From an optimization exercise on the open Yosys and OpenROAD flow, aimed at small area; shortcuts taken in it are not production practice.
Function was checked by simulation only, so behaviour that the tests miss may differ from the original.
The series may have gaps, and a smaller design here may also do less where the tests do not look.
Power figures rest on the tool's default switching activity, not on a simulated workload.

## flow/design.v in outline (module list and top-level ports)
// module top: 1930 lines
module  top (clk,reset,data1,data2,data3,data4,data5,data6,data7,data8,data9,data10,data11,data12,data13,data14,data15,data16,data17,data18,data19,data20,
	dataen1,dataen2,dataen3,dataen4,dataen5,dataen6,dataen7,dataen8,dataen9,dataen10,dataen11,dataen12,dataen13,dataen14,dataen15,dataen16,dataen17,dataen18,dataen19,dataen20,
	datao1,datao2,datao3,datao4,datao5,datao6,datao7,datao8,datao9,datao10,datao11,datao12,datao13,datao14,datao15,datao16,datao17,datao18,datao19,datao20);
  // ...
==> flow/flow/run.sh <==
#!/bin/bash
# The standard layout (standard.sh) with two changes:
#  - every input and output port is buffered by a sky130_fd_sc_hd__buf_1
#    (buffer_ports otherwise picks clkdlybuf4s50_1, 2.7x larger);
#  - synthesis maps with an area-oriented ABC script (flow/synth_area.tcl, flow/area.abc).
set -euo pipefail
export BUFFER_PORTS_ARGS="-buffer_cell sky130_fd_sc_hd__buf_1"
work=$(pwd)
sed "s#SYNTH_SCRIPT=[^ ]*#SYNTH_SCRIPT=$work/flow/synth_area.tcl#" standard.sh > flow_standard.sh
bash flow_standard.sh > standard.log 2>&1
==> flow/flow/area.abc <==
&get -n
&st
&dch -f
&nf -R 1000 -E 10 -p
&put
&get -n
&st
&dch -f
&nf -R 1000 -E 10 -p
&put
&get -n
&st
&dch -f
&nf -R 1000 -E 10 -p
&put
&get -n
&st
&dch -f
&nf -R 1000 -E 10 -p
&put
==> flow/flow/synth_area.tcl <==
# The standard flow's synthesis script (synth_recipe.tcl, in the work folder) unchanged, except that
# ABC's technology mapping uses the area-oriented script area.abc beside this file.
set ::area_abc_script [file join [file dirname [file normalize [info script]]] area.abc]
proc abc {args} {
  set i [lsearch -exact $args -script]
  if { $i >= 0 } {
    lset args [expr { $i + 1 }] $::area_abc_script
  }
  yosys abc {*}$args
}
source [file join [file dirname [file dirname [file normalize [info script]]]] synth_recipe.tcl]
==> flow/standard.sh <==
#!/bin/bash
# synth_recipe.tcl (not shown) runs the flow's synth.tcl, then flattens the netlist and writes it again
# the make line also repeats each setting of config.mk as NAME=value (left out here)
make -C /OpenROAD-flow-scripts/flow DESIGN_CONFIG=/design/flow/config.mk WORK_HOME=/design/flow/orfs CLKGATE_MAP_FILE= SYNTH_SCRIPT=/design/flow/synth_recipe.tcl "${@:-finish}"
==> flow/config.mk <==
export PLATFORM = sky130hd
export DESIGN_NAME = top
export DESIGN_NICKNAME = top
export VERILOG_FILES = /design/flow/design.v
export SDC_FILE = /design/flow/constraint.sdc
export NUM_CORES = 8
export LEC_CHECK = 0
export CAP_MARGIN = 35
export CELL_PAD_IN_SITES_DETAIL_PLACEMENT = 0
export CELL_PAD_IN_SITES_GLOBAL_PLACEMENT = 0
export CORE_MARGIN = 2
export CORE_UTILIZATION = 65
export CTS_BUF_LIST = sky130_fd_sc_hd__clkbuf_16
export CTS_CLUSTER_DIAMETER = 90
export CTS_CLUSTER_SIZE = 25
export GPL_TIMING_DRIVEN = 0
export PLACE_DENSITY = 0.75
export SLEW_MARGIN = 35
==> flow/constraint.sdc <==
create_clock -name core_clock -period 8.0 [get_ports {clk}]
set_input_delay 1.6000 -clock core_clock [delete_from_list [all_inputs] [get_ports {clk}]]
set_output_delay 1.6000 -clock core_clock [all_outputs]
set_load 0.01 [all_outputs]
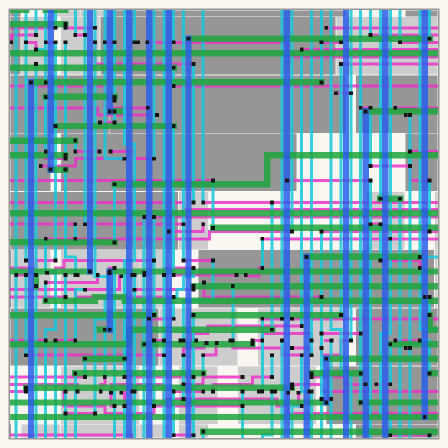
*A small window of the routed layout, run 1*
Region (304, 304) to (324, 324) um. Cells in grey, sequential cells in the stronger grey; small squares are vias.
legend:
  blue:
    layer: met4
  cyan:
    layer: met2
  magenta:
    layer: met1
  green:
    layer: met3
most frequent: edfxtp_1 (6), nand2_1 (4), a222oi_1 (4)
sequential cells in the window: 6
cells with their middle in the window: 19

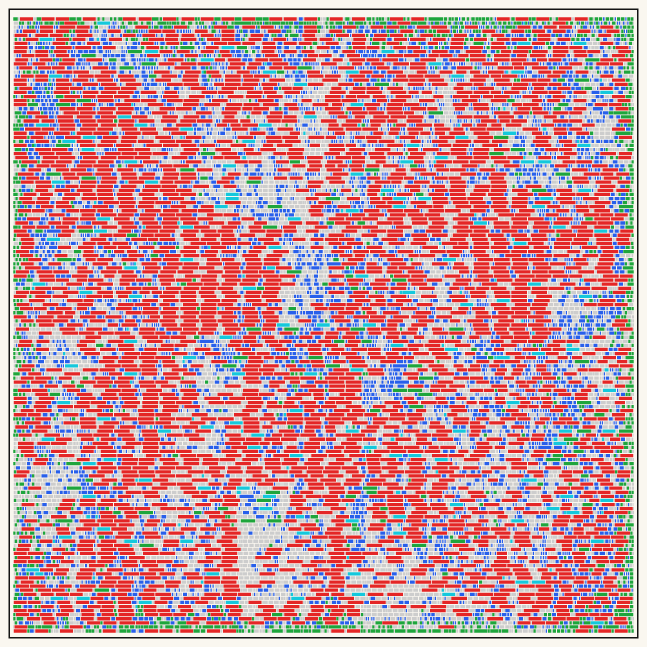
*Cells coloured by class, run 1*
Drawn at 1.5 px/um. Fill, decap, tap and diode cells in grey.
legend:
  blue:
    class: all other logic
    cells: 4854
    share_of_their_area: 24%
  red:
    class: flip-flops
    cells: 3011
    share_of_their_area: 66%
  cyan:
    class: clock drivers and dummy loads
    cells: 261
    share_of_their_area: 3.3%
  green:
    class: other buffers and delay cells
    cells: 1576
    share_of_their_area: 7.3%

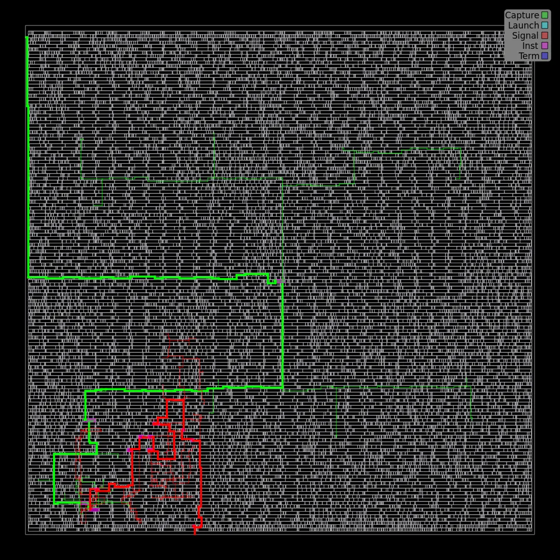
*Critical path on the layout, run 1*
Setup TNS: 0 ns
Final min period: 5.23 ns

==> run_results.csv, run 1 <==
group,metric,value,unit
status,status,"complete, no violations",
setup_path,path_cells,"buf_1 -> nor4_1 -> clkinv_2 -> nor2_1 -> nand2_2 -> nor2_4 -> a32o_1 -> a211o_2 -> nor2_4 -> a22o_1",
clock_tree,cts.path.max_buffers,3,
grt,gr-total-overflow,0,
grt,grt_pass1_wl,629000,um
place,routabilityCongestion,1.04,
logic_synthesis,synth_ff_type,"edfxtp_1",
flow_run,maxCapViolCount,0,
cells_and_area,syn_to_final_growth,15.6,%
cells_and_area,final_cell_mix,"edfxtp_1 (1800), nand2_1 (1785), buf_1 (1182)",
clock_tree,h-tree-depth,4,
floorplan,start_util,0.656,
pwr,total_power,42600,uW
logic_synthesis,ys_async_sr_fraction,0.294,
floorplan,rows,151,
pwr,peakVddDrop,0.290,mV
logic_synthesis,avgSynthCellArea,14.1,um2
grt,grt_max_degree,34,
setup_path,start_kind,"primary input",
drt,wl_per_cell,38.7,um
floorplan,die_x,418,um
logic_synthesis,synth-seq-area-share,0.742,
logic_synthesis,synth-edff-count,1800,
setup_path,crit_arrival,5.95,ns
timing,whs,0.419,ns
grt,antenna_found_initial,83,
clock_tree,numCtsBuffers,140,
drt,first_iter_violations,21600,
drt,via_count,90500,
cells_and_area,final_common_cell,"edfxtp_1",
clock_tree,clock_tree.root_cell,"clkbuf_16",
run 1: cells by family after synthesis:
group	after synthesis	synth area share
DFF	3011	0.742
and+or+nand+nor	2622	0.0992
AOI/OAI and AO/OA	1890	0.143
buffers and inverters	353	0.0157
adders and majority gates	2	0.000224
muxes	1	0.0000898
other	1	0.0000336
run 1: final cells by class:
type,count,share of cell area
Multi-Input combinational cell,4613,0.223
Tap cell,2218,0.0215
Clock inverter,113,0.00395
Antenna cell,119,0.00231
Sequential cell,3011,0.642
Inverter,241,0.00722
Clock buffer,148,0.0287
Timing Repair Buffer,1464,0.0651
Buffer,112,0.00652
run 1: worst register-to-register path, cell delays in order, from the launching register on:
cell and delay (ns):
dfrtp_1 0.43, nor3_1 0.59, or4b_2 1.03, nor3_1 0.67, nand2_1 0.26, nor2_4 0.30
buf_16 0.22, nand2_1 0.10, nor4_1 0.27, a21oi_1 0.17, clkinv_1 0.40, nor2_1 0.18
nand2_1 0.13, o21ai_0 0.12
run 1: Yosys cell counts, drive strengths merged (7+ instances only):
cell type | number | area [um2]
a2111oi | 7 | 61.3
a21o | 49 | 368
a21oi | 117 | 586
a221o | 165 | 1650
a221oi | 33 | 289
a222oi | 589 | 5900
a22o | 461 | 4040
a22oi | 148 | 1110
a31oi | 9 | 56.3
a32oi | 7 | 61.3
and2 | 26 | 163
and3 | 42 | 263
buf | 112 | 841
clkinv | 241 | 905
dfrtp | 886 | 22200
dfxtp | 325 | 6510
edfxtp | 1800 | 54100
nand2 | 1792 | 6730
nand2b | 11 | 68.8
nand3 | 248 | 1240
nand3b | 8 | 60.1
nand4 | 10 | 62.6
nor2 | 216 | 811
nor2b | 52 | 325
nor3 | 87 | 435
nor3b | 8 | 60.1
nor4 | 56 | 350
nor4b | 10 | 87.6
o21a | 7 | 52.6
o21ai | 232 | 1160
or2 | 12 | 75.1
or3 | 15 | 93.8
or4 | 22 | 165
run 1: routing by layer:
| layer | GRT usage | vias to the layer above |
|---|---|---|
| met1 | 0.648 | 43400 |
| met3 | 0.179 | 2314 |
| met5 | 0 | - |
| met4 | 0.424 | 38 |
| li1 | - | 34400 |
| met2 | 0.752 | 10300 |
run 1: power breakdown:
group	internal, uW	leakage (uW)	switching [uW]
Clock	3420	0.00243	4970
Combinational	3480	0.0161	7060
Sequential	20300	0.0306	3390
==> run 1 -> run 2 <==
--- a/flow/config.mk
+++ b/flow/config.mk
@@ -6,5 +6,5 @@
 export NUM_CORES = 8
 export LEC_CHECK = 0
-export CAP_MARGIN = 35
+export CAP_MARGIN = 25
 export CELL_PAD_IN_SITES_DETAIL_PLACEMENT = 0
 export CELL_PAD_IN_SITES_GLOBAL_PLACEMENT = 0
@@ -14,5 +14,4 @@
 export CTS_CLUSTER_DIAMETER = 90
 export CTS_CLUSTER_SIZE = 25
-export GPL_TIMING_DRIVEN = 0
 export PLACE_DENSITY = 0.75
-export SLEW_MARGIN = 35
+export SLEW_MARGIN = 25
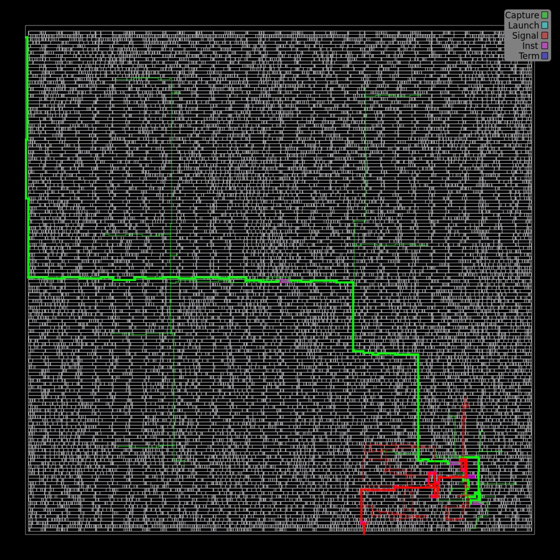
*Critical path on the layout, run 2*
Finished Core Util: 0.736
Final WS setup: 3.02 ns
Final min period: 4.98 ns
final cell count without fillers: 11800

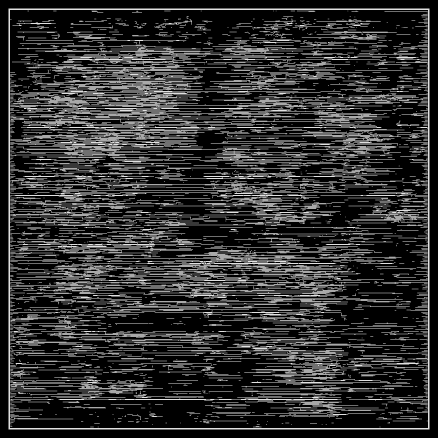
*The metal 3 layer, run 2*
Drawn at 1 px/um.
share of all routed wire: 16%
longest straight run: 182 um
main direction: horizontal
routed wire length: 464000 um
total number of vias: 89100
GRT met3 Usage: 0.176

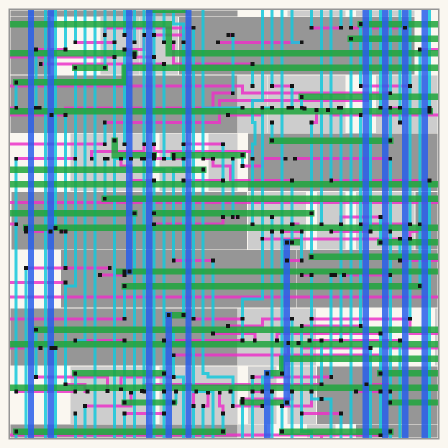
*A small window of the routed layout, run 2*
Region (304, 304) to (324, 324) um. Cells in grey, sequential cells in the stronger grey; small squares are vias.
legend:
  green:
    layer: met3
  cyan:
    layer: met2
  blue:
    layer: met4
  magenta:
    layer: met1
cells with their middle in the window: 24
most frequent: edfxtp_1 (8), nand2_1 (7), a222oi_1 (5)
sequential cells in the window: 8

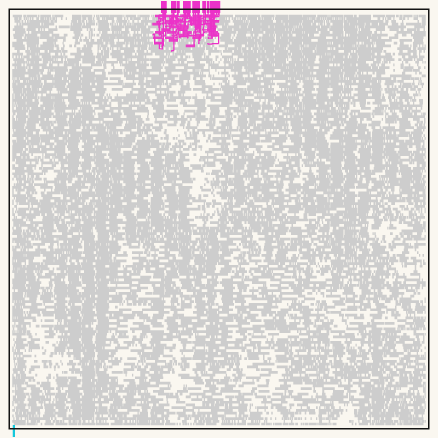
*I/O nets highlighted, run 2*
Drawn at 1 px/um.
legend:
  magenta:
    port: datao12
    bits: 32
    direction: output
    edge: north
    end_cells: 32
    wire: 1220 um
  cyan:
    port: dataen1
    bits: 1
    direction: input
    edge: south
    end_cells: 0

==> run 2 against run 1 <==
Net effect: total power decreased by 1.2%; non-clock buffer count decreased by 174; area after synthesis did not move; critical path type unchanged; critical path depth rose by 2; sequential cell count unchanged; routed wire length fell by 0.47%; still clean; sequential power barely moved; fmax rose by 5.1%; sequential share of layout area is 1.9 points higher.
==> run_results.csv, run 2 <==
group,metric,value,unit
timing,maxSlewViolCount,0,
pwr,peakVddDrop,0.264,mV
clock_tree,numCtsBuffers,139,
place,port_buffers,1183,
pwr,p_switching,15300,uW
place,routabilityCongestion,1.05,
status,status,"complete, no violations",
setup_path,path_cells,"buf_1 -> nor4_1 -> nand2_1 -> or2_0 -> buf_4 -> nor3_2 -> buf_4 -> o21ai_0 -> a21o_1 -> nor2_1 -> buf_4 -> a22o_1",
grt,grt_pass1_wl,624000,um
clock_tree,h-tree-depth,4,
logic_synthesis,syn-cell-area,111000,um2
pwr,intPower,26900,uW
logic_synthesis,synth_top_area_share,0.485,
logic_synthesis,synth-seq-area-share,0.742,
drt,first_iter_violations,21100,
clock_tree,clock_tree.root_cell,"clkbuf_16",
grt,grt_max_degree,171,
pwr,p_sw_frac,0.362,
logic_synthesis,ys_top_cells_by_count,"edfxtp_1 (1800), nand2_1 (1792), dfrtp_1 (886)",
logic_synthesis,synth.area.top_cells,"edfxtp_1 (48%), dfrtp_1 (20%), nand2_1 (6.0%)",
timing,setup_tns,0,ns
floorplan,die_x,418,um
grt,antenna_found_initial,67,
pwr,seqPwrFrac,0.564,
pwr,pwr-share-clk,0.198,
cells_and_area,final_common_cell,"edfxtp_1",
setup_path,path_max_fanout,28,
drt,wl_per_cell,39.2,um
grt,gr-total-overflow,0,
logic_synthesis,yosysTopAreaCell,"edfxtp_1",
floorplan,die_area,175000,um2
logic_synthesis,ys_async_sr_fraction,0.294,
cells_and_area,final_cell_mix,"edfxtp_1 (1800), nand2_1 (1790), buf_1 (1182)",
setup_path,start_kind,"primary input",
floorplan,start_util,0.656,
logic_synthesis,synth_ff_type,"edfxtp_1",
logic_synthesis,synth-edff-count,1800,
flow_run,maxCapViolCount,0,
floorplan,core_area,170000,um2
clock_tree,cts.path.max_buffers,3,
floorplan,fp.dieH,418,um
pwr,power_frac_comb,0.238,
## run 2: cell counts after synthesis
Identical to the previous run, type by type.
## run 2: stage by stage
step | power (uW) | hold WS, ns | setup slack [ns] | instance area [um2]
final | 42100 | 0.410 | 3.02 | 125000
after floorplan | 27300 | 0.400 | 0.0602 | 112000
after CTS | 41200 | 0.415 | 2.81 | 125000
after global placement | 32700 | 0.404 | 2.10 | 120000
after detailed placement | 33200 | 0.405 | 1.90 | 120000
after global routing | 42800 | 0.417 | 2.74 | 125000
## run 2: worst reg2reg max path, cell delays in order, from the launching register on
cell,delay (ns)
dfrtp_1,0.44
or2_0,0.29
nor4_1,0.62
and3_1,0.46
and2_0,0.34
and3_1,0.44
nor2b_2,0.21
buf_4,0.34
a221o_1,0.98
buf_4,0.38
## run 2: final cells by class
| class | instances | area (um2) | area share |
|---|---|---|---|
| tap | 2218 | 2780 | 0.0222 |
| inverter | 241 | 911 | 0.00728 |
| multi-input combinational | 4613 | 28000 | 0.224 |
| clock inverter | 112 | 492 | 0.00393 |
| timing repair buffer | 1402 | 6280 | 0.0502 |
| antenna | 104 | 260 | 0.00208 |
| sequential | 3011 | 82700 | 0.661 |
| clock buffer | 146 | 3650 | 0.0292 |
## run 2: power by group through the flow
stage	Clock (uW)	Combinational, uW	Sequential [uW]
6_report	8330	10000	23700
5_1_grt	8680	10500	23700
4_1_cts	8180	9620	23400
3_5_place_dp	0	9500	23700
3_3_place_gp	0	9110	23600
2_1_floorplan	0	4830	22500
## run 2: metal layers
layer	track usage	wire, um
met5	0	342
met4	0.423	48300
met3	0.176	76400
met2	0.741	197000
met1	0.650	142000
## run 2: logic make-up after synthesis
logic type,synth area share
fa+ha+maj,0.000224
mux,0.0000898
compound gates,0.143
buf+inv,0.0157
flops,0.742
simple gates,0.0992
other cells,0.0000336
==> run 2 -> run 3 <==
--- a/flow/config.mk
+++ b/flow/config.mk
@@ -14,4 +14,5 @@
 export CTS_CLUSTER_DIAMETER = 90
 export CTS_CLUSTER_SIZE = 25
+export GPL_ROUTABILITY_DRIVEN = 0
 export PLACE_DENSITY = 0.75
 export SLEW_MARGIN = 25
==> run 3 against run 2 <==
Net effect: still clean on timing, DRC and antenna; sequential cell count did not move; synthesized cell count unchanged; clock power shrank 0.6%; non-clock buffer count decreased by 17; area after synthesis unchanged; total power shrank 0.36%; utilization barely moved; fmax shrank 0.36%; highest routed layer unchanged.
==> run_results.csv, run 3 <==
group,metric,value,unit
status,status,"complete, no violations",
clock_tree,h-tree-depth,4,
timing,setup_tns,0,ns
logic_synthesis,yosysTopAreaCell,"edfxtp_1",
cells_and_area,final_cells,11800,
grt,grt_max_degree,156,
logic_synthesis,synth.area.top_cells,"edfxtp_1 (48%), dfrtp_1 (20%), nand2_1 (6.0%)",
logic_synthesis,synthAdderAreaFrac,0.000225,
logic_synthesis,synth.mux.area_fraction,0.0000898,
floorplan,fp.dieH,418,um
pwr,p_sw_frac,0.360,
logic_synthesis,synth_ff_type,"edfxtp_1",
logic_synthesis,synthSimpleGateAreaFrac,0.0992,
cells_and_area,final_cell_mix,"edfxtp_1 (1800), nand2_1 (1789), buf_1 (1182)",
pwr,intPower,26900,uW
logic_synthesis,ys_async_sr_fraction,0.294,
logic_synthesis,yosysMostFrequentCell,"edfxtp_1",
pwr,peakVddDrop,0.221,mV
grt,grt_pass1_wl,598000,um
setup_path,crit_arrival,5.76,ns
clock_tree,cts.path.max_buffers,3,
pwr,power_frac_comb,0.237,
pwr,p_switching,15100,uW
logic_synthesis,synth-seq-area-share,0.742,
drt,wl_per_cell,37.6,um
logic_synthesis,synth_top_area_share,0.485,
cells_and_area,final_util,0.736,
pwr,pwr-share-clk,0.197,
cells_and_area,final_common_cell,"edfxtp_1",
cells_and_area,syn_to_final_growth,12.2,%
setup_path,path_max_fanout,26,
floorplan,die_x,418,um
setup_path,start_kind,"primary input",
logic_synthesis,synth_top_family_by_area,"compound AO/OA/AOI/OAI gates",
timing,fin_crit,4.99,ns
pwr,seqPwrFrac,0.565,
clock_tree,clock_tree.root_cell,"clkbuf_16",
floorplan,start_util,0.656,
place,dpl_cell_area,120000,um2
cells_and_area,final_area,125000,um2
logic_synthesis,avgSynthCellArea,14.1,um2
logic_synthesis,synth-compound-area-share,0.143,
drt,first_iter_violations,22300,
logic_synthesis,syn-cell-area,111000,um2
grt,gr-total-overflow,0,
floorplan,rows,151,
logic_synthesis,synthXorXnorAreaFrac,0,
timing,maxSlewViolCount,0,
logic_synthesis,synth-edff-count,1800,
==> run 3: kinds of logic after synthesis <==
kind of cell,Yosys count
adder cells (fa/ha/maj),2
AO/OA/AOI/OAI,1890
buffers and inverters,353
multiplexers,1
AND/OR/NAND/NOR,2622
other,1
flip-flops,3011
==> run 3: critical path, delay by kind of cell <==
family | cells | cell delay (ns)
buffers and inverters | 1 | 0.10
AND/OR/NAND/NOR | 4 | 2.24
AO/OA/AOI/OAI | 3 | 1.82
==> run 3: metal layers <==
| layer | routed length, um | global-route usage |
|---|---|---|
| met5 | 384 | 0 |
| met4 | 44000 | 0.389 |
| met3 | 75200 | 0.176 |
| met2 | 188000 | 0.702 |
| met1 | 136000 | 0.625 |
==> run 3: cell type report <==
cell class	instances	area (um2)	share of cell area
antenna	94	235	0.00188
timing repair buffer	1385	6210	0.0497
clock buffer	146	3650	0.0292
sequential	3011	82700	0.662
tap	2218	2780	0.0222
clock inverter	109	488	0.00390
inverter	241	908	0.00727
multi-input combinational	4613	28000	0.224
==> run 3: stage by stage <==
| stage | hold WS [ns] | worst slack, ns | power [uW] |
|---|---|---|---|
| after global placement | 0.403 | 2.48 | 32800 |
| final | 0.424 | 3.01 | 42000 |
| after floorplan | 0.400 | 0.0602 | 27300 |
| after detailed placement | 0.405 | 2.29 | 33100 |
| after CTS | 0.421 | 3.16 | 41100 |
| after global routing | 0.426 | 2.92 | 42800 |
==> run 3: power groups by stage <==
stage,Sequential [uW],Combinational [uW],Clock (uW)
global route,23700,10400,8660
floorplan,22500,4830,0
CTS,23400,9550,8140
finish,23700,9950,8280
global placement,23600,9180,0
detailed placement,23700,9470,0
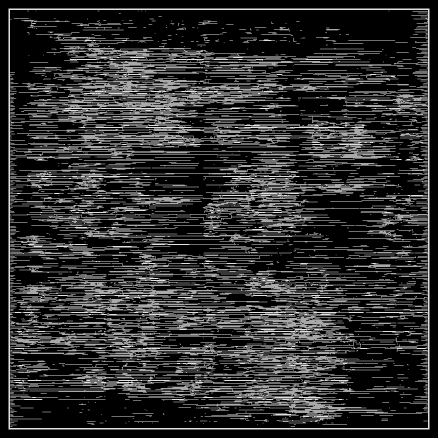
*The metal 3 layer, run 3*
Drawn at 1 px/um.
share of all routed wire: 17%
main direction: horizontal
wire length on this layer: 75.2 mm
longest straight run: 185 um
nets with wire on the layer: 3290
routed wire length: 444000 um
total number of vias: 88300
GRT met3 Usage: 0.176

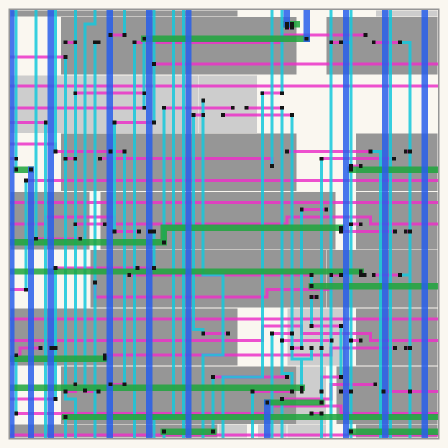
*A small window of the routed layout, run 3*
Region (304, 304) to (324, 324) um. Cells in grey, sequential cells in the stronger grey; small squares are vias.
legend:
  green:
    layer: met3
  magenta:
    layer: met1
  cyan:
    layer: met2
  blue:
    layer: met4
cells with their middle in the window: 10
most frequent: edfxtp_1 (6), a22oi_1 (2)
sequential cells in the window: 6

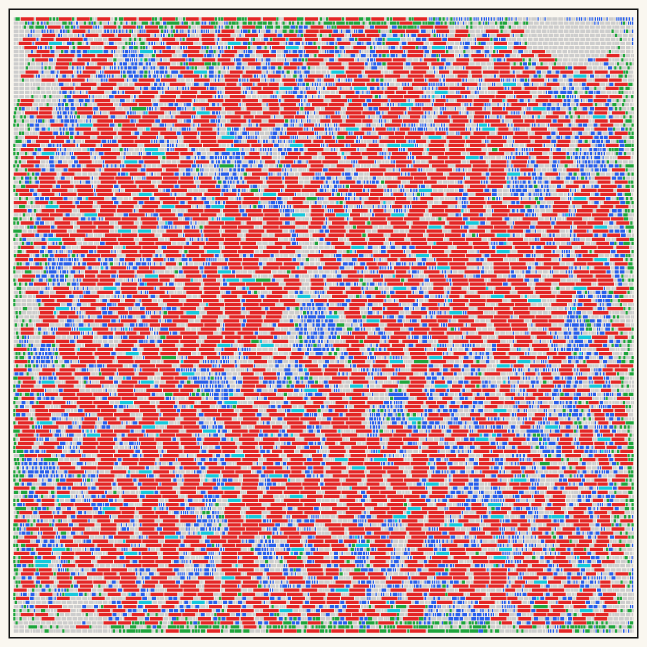
*Cells coloured by class, run 3*
Drawn at 1.5 px/um. Fill, decap, tap and diode cells in grey.
legend:
  blue:
    class: all other logic
    cells: 4854
    share_of_their_area: 24%
  red:
    class: flip-flops
    cells: 3011
    share_of_their_area: 68%
  green:
    class: other buffers and delay cells
    cells: 1385
    share_of_their_area: 5.1%
  cyan:
    class: clock drivers and dummy loads
    cells: 255
    share_of_their_area: 3.4%

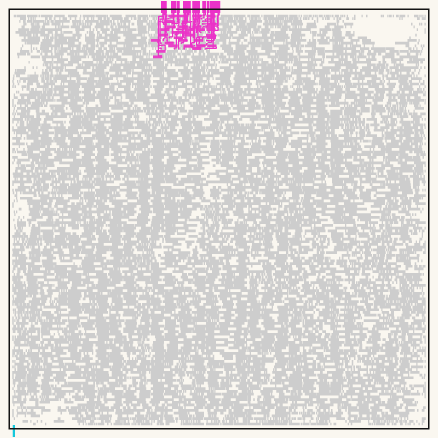
*I/O nets highlighted, run 3*
Drawn at 1 px/um.
legend:
  cyan:
    port: dataen1
    bits: 1
    direction: input
    edge: south
    end_cells: 0
  magenta:
    port: datao12
    bits: 32
    direction: output
    edge: north
    end_cells: 32
    wire: 1220 um
io pins: 1302
number of port buffers: 1183

==> run 3 -> run 4 <==
--- a/flow/config.mk
+++ b/flow/config.mk
@@ -10,9 +10,8 @@
 export CELL_PAD_IN_SITES_GLOBAL_PLACEMENT = 0
 export CORE_MARGIN = 2
-export CORE_UTILIZATION = 65
+export CORE_UTILIZATION = 70
 export CTS_BUF_LIST = sky130_fd_sc_hd__clkbuf_16
 export CTS_CLUSTER_DIAMETER = 90
 export CTS_CLUSTER_SIZE = 25
-export GPL_ROUTABILITY_DRIVEN = 0
-export PLACE_DENSITY = 0.75
+export PLACE_DENSITY = 0.8
 export SLEW_MARGIN = 25
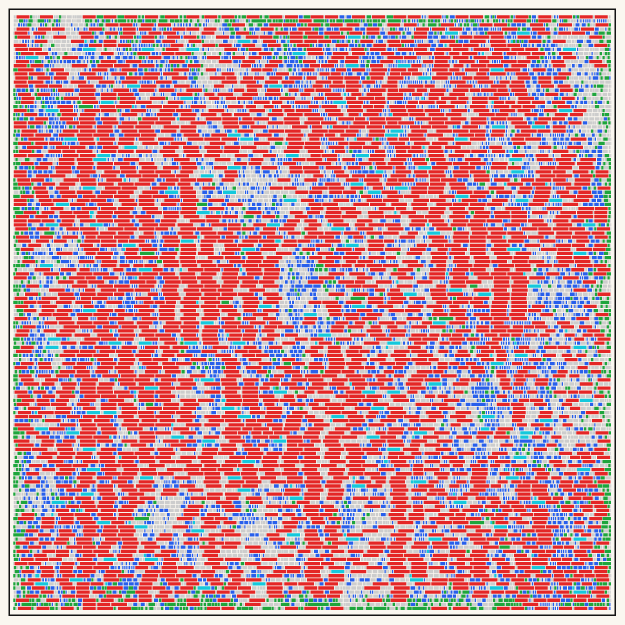
*Cells coloured by class, run 4*
Drawn at 1.5 px/um. Fill, decap, tap and diode cells in grey.
legend:
  red:
    class: flip-flops
    cells: 3011
    share_of_their_area: 68%
  cyan:
    class: clock drivers and dummy loads
    cells: 257
    share_of_their_area: 3.4%
  green:
    class: other buffers and delay cells
    cells: 1403
    share_of_their_area: 5.2%
  blue:
    class: all other logic
    cells: 4854
    share_of_their_area: 24%
Finished Core Util: 0.790
core box area: 158000 um2
row cnt: 146

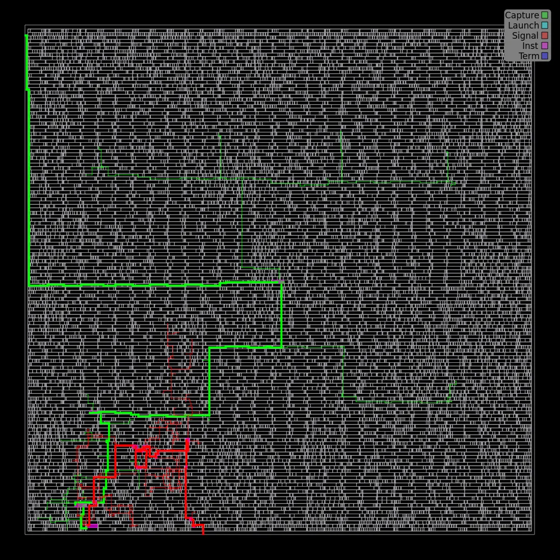
*Critical path on the layout, run 4*
final cell count without fillers: 11700
Final min period: 5.16 ns
Final WS setup: 2.84 ns

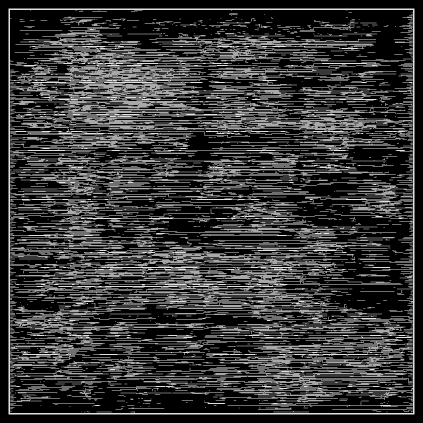
*The metal 3 layer, run 4*
Drawn at 1 px/um.
nets with wire on the layer: 3641
longest straight run: 213 um
main direction: horizontal
wire length on this layer: 81.7 mm
share of all routed wire: 18%
routed wire length: 456000 um
total number of vias: 90600
GRT met3 Usage: 0.207

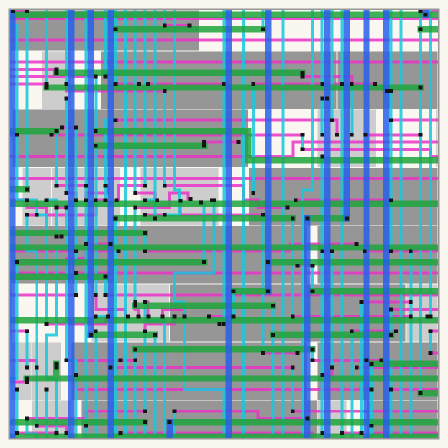
*A small window of the routed layout, run 4*
Region (292, 292) to (312, 312) um. Cells in grey, sequential cells in the stronger grey; small squares are vias.
legend:
  green:
    layer: met3
  cyan:
    layer: met2
  magenta:
    layer: met1
  blue:
    layer: met4
cells with their middle in the window: 21
most frequent: edfxtp_1 (10), nand2_1 (6)
sequential cells in the window: 10

==> run 4 against run 3 <==
Net effect: clock power about the same; total power up 0.35%; die area down 7.1%; routed wire length up 2.7%; synthesized cell count unchanged; critical path type unchanged; first-iteration DRC count up 9.1%; still clean on timing, DRC and antenna; largest power group unchanged; fmax down 3.3%; via count up 2.6%.
==> run_results.csv, run 4 <==
group,metric,value,unit
status,status,"complete, no violations",
setup_path,cp_num_buf_inv,4,
drt,top_layer_used,"met5",
place,routabilityCongestion,1.07,
floorplan,fp.dieH,403,um
logic_synthesis,ys_top_cells_by_count,"edfxtp_1 (1800), nand2_1 (1792), dfrtp_1 (886)",
clock_tree,clock_tree.root_cell,"clkbuf_16",
logic_synthesis,yosysTopAreaCell,"edfxtp_1",
cells_and_area,final_common_cell,"edfxtp_1",
logic_synthesis,yosysMostFrequentCell,"edfxtp_1",
place,port_buffers,1183,
pwr,p_sw_frac,0.362,
floorplan,start_util,0.705,
drt,wl_met2,191000,um
pwr,peakVddDrop,0.293,mV
logic_synthesis,synth_ff_type,"edfxtp_1",
logic_synthesis,ys_async_sr_fraction,0.294,
drt,wirelength_met1,132000,um
flow_run,maxCapViolCount,0,
grt,grt_pass1_wl,619000,um
logic_synthesis,synth-seq-area-share,0.742,
timing,maxSlewViolCount,0,
drt,wl_met3,81700,um
clock_tree,numCtsBuffers,139,
logic_synthesis,syn-cell-area,111000,um2
timing,setup_tns,0,ns
drt,first_iter_violations,24300,
clock_tree,cts.path.max_buffers,3,
logic_synthesis,synth_top_area_share,0.485,
setup_path,start_kind,"primary input",
pwr,pwr-share-clk,0.197,
## run 4: cell types whose count changed in the layout (fill, tap and decap cells not counted), sizes merged
| cell | change |
|---|---|
| clkinv | -4 |
| diode | +17 |
| buf | +17 |
| inv | +8 |
| clkinvlp | -1 |
## run 4: per-stage QoR
step | setup slack (ns) | hold slack [ns] | instance area [um2] | utilization | total power [uW]
finish | 2.84 | 0.405 | 125000 | 0.790 | 42100
global route | 2.62 | 0.420 | 125000 | 0.789 | 42700
CTS | 2.50 | 0.418 | 124000 | 0.787 | 41100
detailed placement | 1.71 | 0.405 | 120000 | 0.761 | 33100
global placement | 1.82 | 0.404 | 120000 | 0.759 | 32500
floorplan | 0.0602 | 0.400 | 112000 | - | 27300
## run 4: cell type report
class / count / area [um2] / share of cell area
Tap cell: 2072 / 2590 / 0.0208
Antenna cell: 111 / 278 / 0.00222
Clock inverter: 112 / 498 / 0.00399
Timing Repair Buffer: 1403 / 6330 / 0.0507
Sequential cell: 3011 / 82700 / 0.662
Multi-Input combinational cell: 4613 / 28000 / 0.224
Clock buffer: 145 / 3630 / 0.0290
Inverter: 241 / 908 / 0.00727
## run 4: kinds of logic after synthesis
group / after synthesis / share of synthesized area
flops: 3011 / 0.742
simple gates: 2622 / 0.0992
compound gates: 1890 / 0.143
buf+inv: 353 / 0.0157
fa+ha+maj: 2 / 0.000224
mux: 1 / 0.0000898
other cells: 1 / 0.0000336
## run 4: layer usage
metal / vias up / GRT usage
met3: 2567 / 0.207
met2: 11000 / 0.775
li1: 34000 / -
met1: 42900 / 0.683
met4: 39 / 0.460
met5: - / 0.00149
## run 4: power groups by stage
stage / logic [uW] / clock network [uW] / registers [uW]
CTS: 9560 / 8120 / 23400
finish: 10000 / 8280 / 23800
floorplan: 4830 / 0 / 22500
global placement: 8990 / 0 / 23500
global route: 10400 / 8630 / 23700
detailed placement: 9440 / 0 / 23600
==> run 4 -> run 5 <==
--- a/flow/config.mk
+++ b/flow/config.mk
@@ -10,8 +10,8 @@
 export CELL_PAD_IN_SITES_GLOBAL_PLACEMENT = 0
 export CORE_MARGIN = 2
-export CORE_UTILIZATION = 70
-export CTS_BUF_LIST = sky130_fd_sc_hd__clkbuf_16
-export CTS_CLUSTER_DIAMETER = 90
-export CTS_CLUSTER_SIZE = 25
-export PLACE_DENSITY = 0.8
+export CORE_UTILIZATION = 65
+export CTS_BUF_LIST = sky130_fd_sc_hd__clkbuf_8
+export CTS_CLUSTER_DIAMETER = 50
+export CTS_CLUSTER_SIZE = 14
+export PLACE_DENSITY = 0.75
 export SLEW_MARGIN = 25
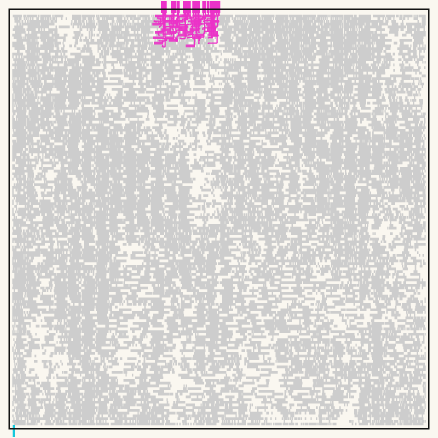
*I/O nets highlighted, run 5*
Drawn at 1 px/um.
legend:
  magenta:
    port: datao12
    bits: 32
    direction: output
    edge: north
    end_cells: 32
    wire: 1150 um
  cyan:
    port: dataen1
    bits: 1
    direction: input
    edge: south
    end_cells: 0

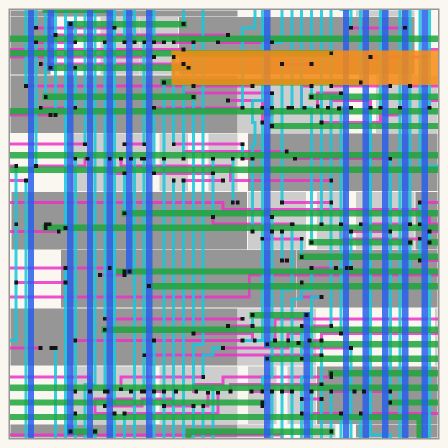
*A small window of the routed layout, run 5*
Region (304, 304) to (324, 324) um. Cells in grey, sequential cells in the stronger grey; small squares are vias.
legend:
  green:
    layer: met3
  orange:
    layer: met5
  magenta:
    layer: met1
  cyan:
    layer: met2
  blue:
    layer: met4
cells with their middle in the window: 24
sequential cells in the window: 8
most frequent: edfxtp_1 (8), nand2_1 (7), a222oi_1 (5)

==> run 5 against run 4 <==
Net effect: clock power increased by 8.8%; fmax is 7.1% higher; sequential cell count unchanged; clock-buffer cell count is 154 higher; die area increased by 7.6%; global-route usage decreased by 3.1 points; hold slack improved by 0.022 ns; final cell count rose by 3.1%; highest routed layer unchanged.
==> run_results.csv, run 5 <==
group,metric,value,unit
timing,maxSlewViolCount,0,
logic_synthesis,synth.distinct_cells,60,
grt,antenna_found_initial,71,
place,port_buffers,1183,
logic_synthesis,yosysTopAreaCell,"edfxtp_1",
clock_tree,numCtsBuffers,279,
timing,whs,0.426,ns
grt,gr-total-overflow,0,
logic_synthesis,synth_ff_type,"edfxtp_1",
floorplan,rows,151,
floorplan,start_util,0.656,
setup_path,start_kind,"primary input",
setup_path,crit_arrival,5.84,ns
pwr,powerDensity,339,nW/um2
clock_tree,post_cts_resized,0,
logic_synthesis,syn-cell-area,111000,um2
setup_path,path_cells,"buf_1 -> nor4_1 -> nand2_1 -> or2_0 -> buf_4 -> nor3_2 -> buf_4 -> o21ai_0 -> a21o_1 -> nor2_1 -> buf_4 -> a22o_1",
logic_synthesis,avgSynthCellArea,14.1,um2
logic_synthesis,ys_async_sr_fraction,0.294,
cells_and_area,final_common_cell,"edfxtp_1",
grt,grt_pass1_wl,625000,um
logic_synthesis,synth-seq-area-share,0.742,
logic_synthesis,synth.area.top_cells,"edfxtp_1 (48%), dfrtp_1 (20%), nand2_1 (6.0%)",
floorplan,boundaryPins,1302,
drt,wl,463000,um
place,routabilityCongestion,1.05,
cells_and_area,nFillCells,10800,
clock_tree,clock-sinks,3011,
drt,first_iter_violations,21300,
timing,skew,0.0641,ns
pwr,peakVddDrop,0.240,mV
drt,drt_first_pass_iters,17,
clock_tree,h-tree-depth,5,
clock_tree,cts.path.max_buffers,4,
timing,setup_tns,0,ns
setup_path,cp_slowest_stage_delay,0.78,ns
cells_and_area,final_cell_mix,"edfxtp_1 (1800), nand2_1 (1790), buf_1 (1182)",
floorplan,die_x,418,um
logic_synthesis,synth_top_area_share,0.485,
drt,via_count,89500,
setup_path,cpMaxStageDelayCell,"nor4_1",
flow_run,maxCapViolCount,0,
grt,grt_max_degree,171,
drt,wl_per_cell,38.3,um
floorplan,fp.dieH,418,um
cells_and_area,syn_to_final_growth,13.0,%
grt,first_global_vias,82000,
clock_tree,clock_tree.root_cell,"clkbuf_8",
timing,setup_viol,0,
setup_path,path_max_fanout,28,
timing,final-hold-violation-count,0,
floorplan,die_area,175000,um2
logic_synthesis,ys_top_cells_by_count,"edfxtp_1 (1800), nand2_1 (1792), dfrtp_1 (886)",
logic_synthesis,synth-edff-count,1800,
status,status,"complete, no violations",
logic_synthesis,yosysMostFrequentCell,"edfxtp_1",
floorplan,core_area,170000,um2
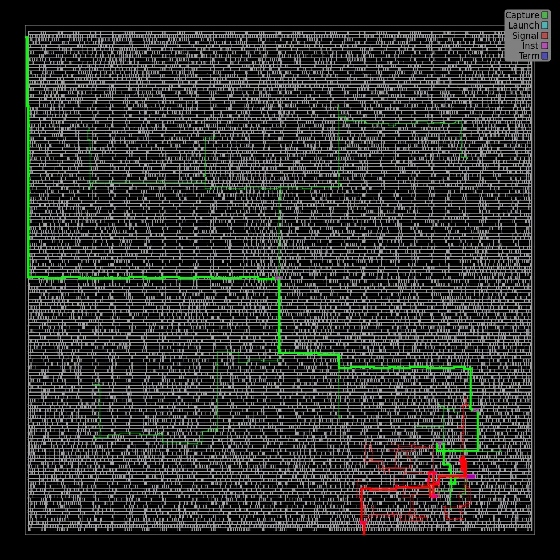
*Critical path on the layout, run 5*
Final WS setup: 3.18 ns
Finished Core Util: 0.742
final cell count without fillers: 12100
Final min period: 4.82 ns

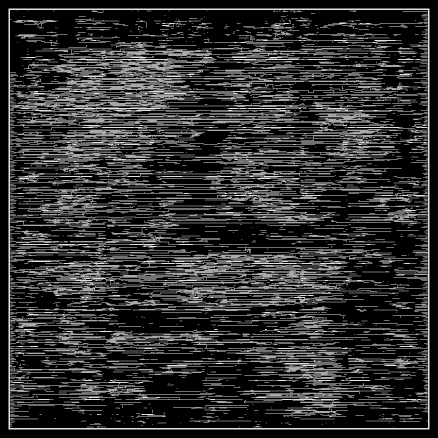
*The metal 3 layer, run 5*
Drawn at 1 px/um.
longest straight run: 169 um
nets with wire on the layer: 3374

[run 5: report_power, final]
part / total [uW] / leakage, uW / switching (uW) / internal [uW]
Combinational: 10000 / 0.0144 / 6810 / 3190
Sequential: 23700 / 0.0306 / 3420 / 20300
Clock: 9010 / 0.00313 / 5330 / 3690
[run 5: cells by family after synthesis]
logic type               after synthesis  share of synthesized area
AND/OR/NAND/NOR                     2622                     0.0992
flip-flops                          3011                      0.742
adder cells (fa/ha/maj)                2                   0.000224
multiplexers                           1                  0.0000898
AO/OA/AOI/OAI                       1890                      0.143
buffers and inverters                353                     0.0157
other                                  1                  0.0000336
[run 5: metrics by stage]
| step | setup slack [ns] | total power [uW] | cell area, um2 | util |
|---|---|---|---|---|
| CTS | 3.01 | 41800 | 126000 | 0.739 |
| detailed placement | 1.90 | 33200 | 120000 | 0.709 |
| floorplan | 0.0602 | 27300 | 112000 | - |
| finish | 3.18 | 42700 | 126000 | 0.742 |
| global placement | 2.10 | 32700 | 120000 | 0.708 |
| global route | 2.93 | 43500 | 126000 | 0.741 |
[run 5: layout make-up]
class | instances | area (um2) | share of cell area
diodes | 101 | 253 | 0.00201
clock buffers | 299 | 4120 | 0.0327
clock inverters | 184 | 935 | 0.00742
inverters | 241 | 911 | 0.00723
multi-input cells | 4613 | 28000 | 0.222
flip-flops and latches | 3011 | 82700 | 0.657
well taps | 2218 | 2780 | 0.0220
repair buffers | 1401 | 6270 | 0.0498
[run 5: worst max-delay path: cells and delay by family]
kind	cells	cell delay, ns
simple gates	5	2.20
compound gates	3	1.03
buf+inv	4	1.01
[run 5: metal layers]
layer  track usage  part of all wire
met3         0.182              0.16
met2         0.736              0.42
met4         0.432              0.11
met5             0           0.00056
met1         0.648              0.31

[re-timing with driven ports]
Ports are ideal in the flow. The routed layouts listed here were re-timed in OpenROAD. Step 1, drivers: a clkbuf_16 drives clk and a buf_2 each remaining input, both assumed. Step 2, shift: input delay + t, output delay - t, t = (earliest + latest rising clock arrival at the registers) / 2. This alone moves slack from input paths to output paths. Three values: ideal, step 1, step 2; two values: the first two.
run	shift t [ns]	setup slack, ns	latest minus earliest clock arrival (ns)	pins driven straight from the clock port
run 1	0.937	2.771 / 2.851 / 1.914	0.042 / 0.042	1
run 2	0.956	3.024 / 3.101 / 2.144	0.037 / 0.037	1
run 3	0.931	3.006 / 3.047 / 2.116	0.040 / 0.040	1
run 4	0.923	2.837 / 2.904 / 1.981	0.045 / 0.045	1
run 5	1.188	3.180 / 3.251 / 2.063	0.074 / 0.074	1
After both steps every run listed still meets setup and hold. The setup slack of run 5, which loses most, moves by +0.071 ns with the drivers and by -1.117 ns with both steps.
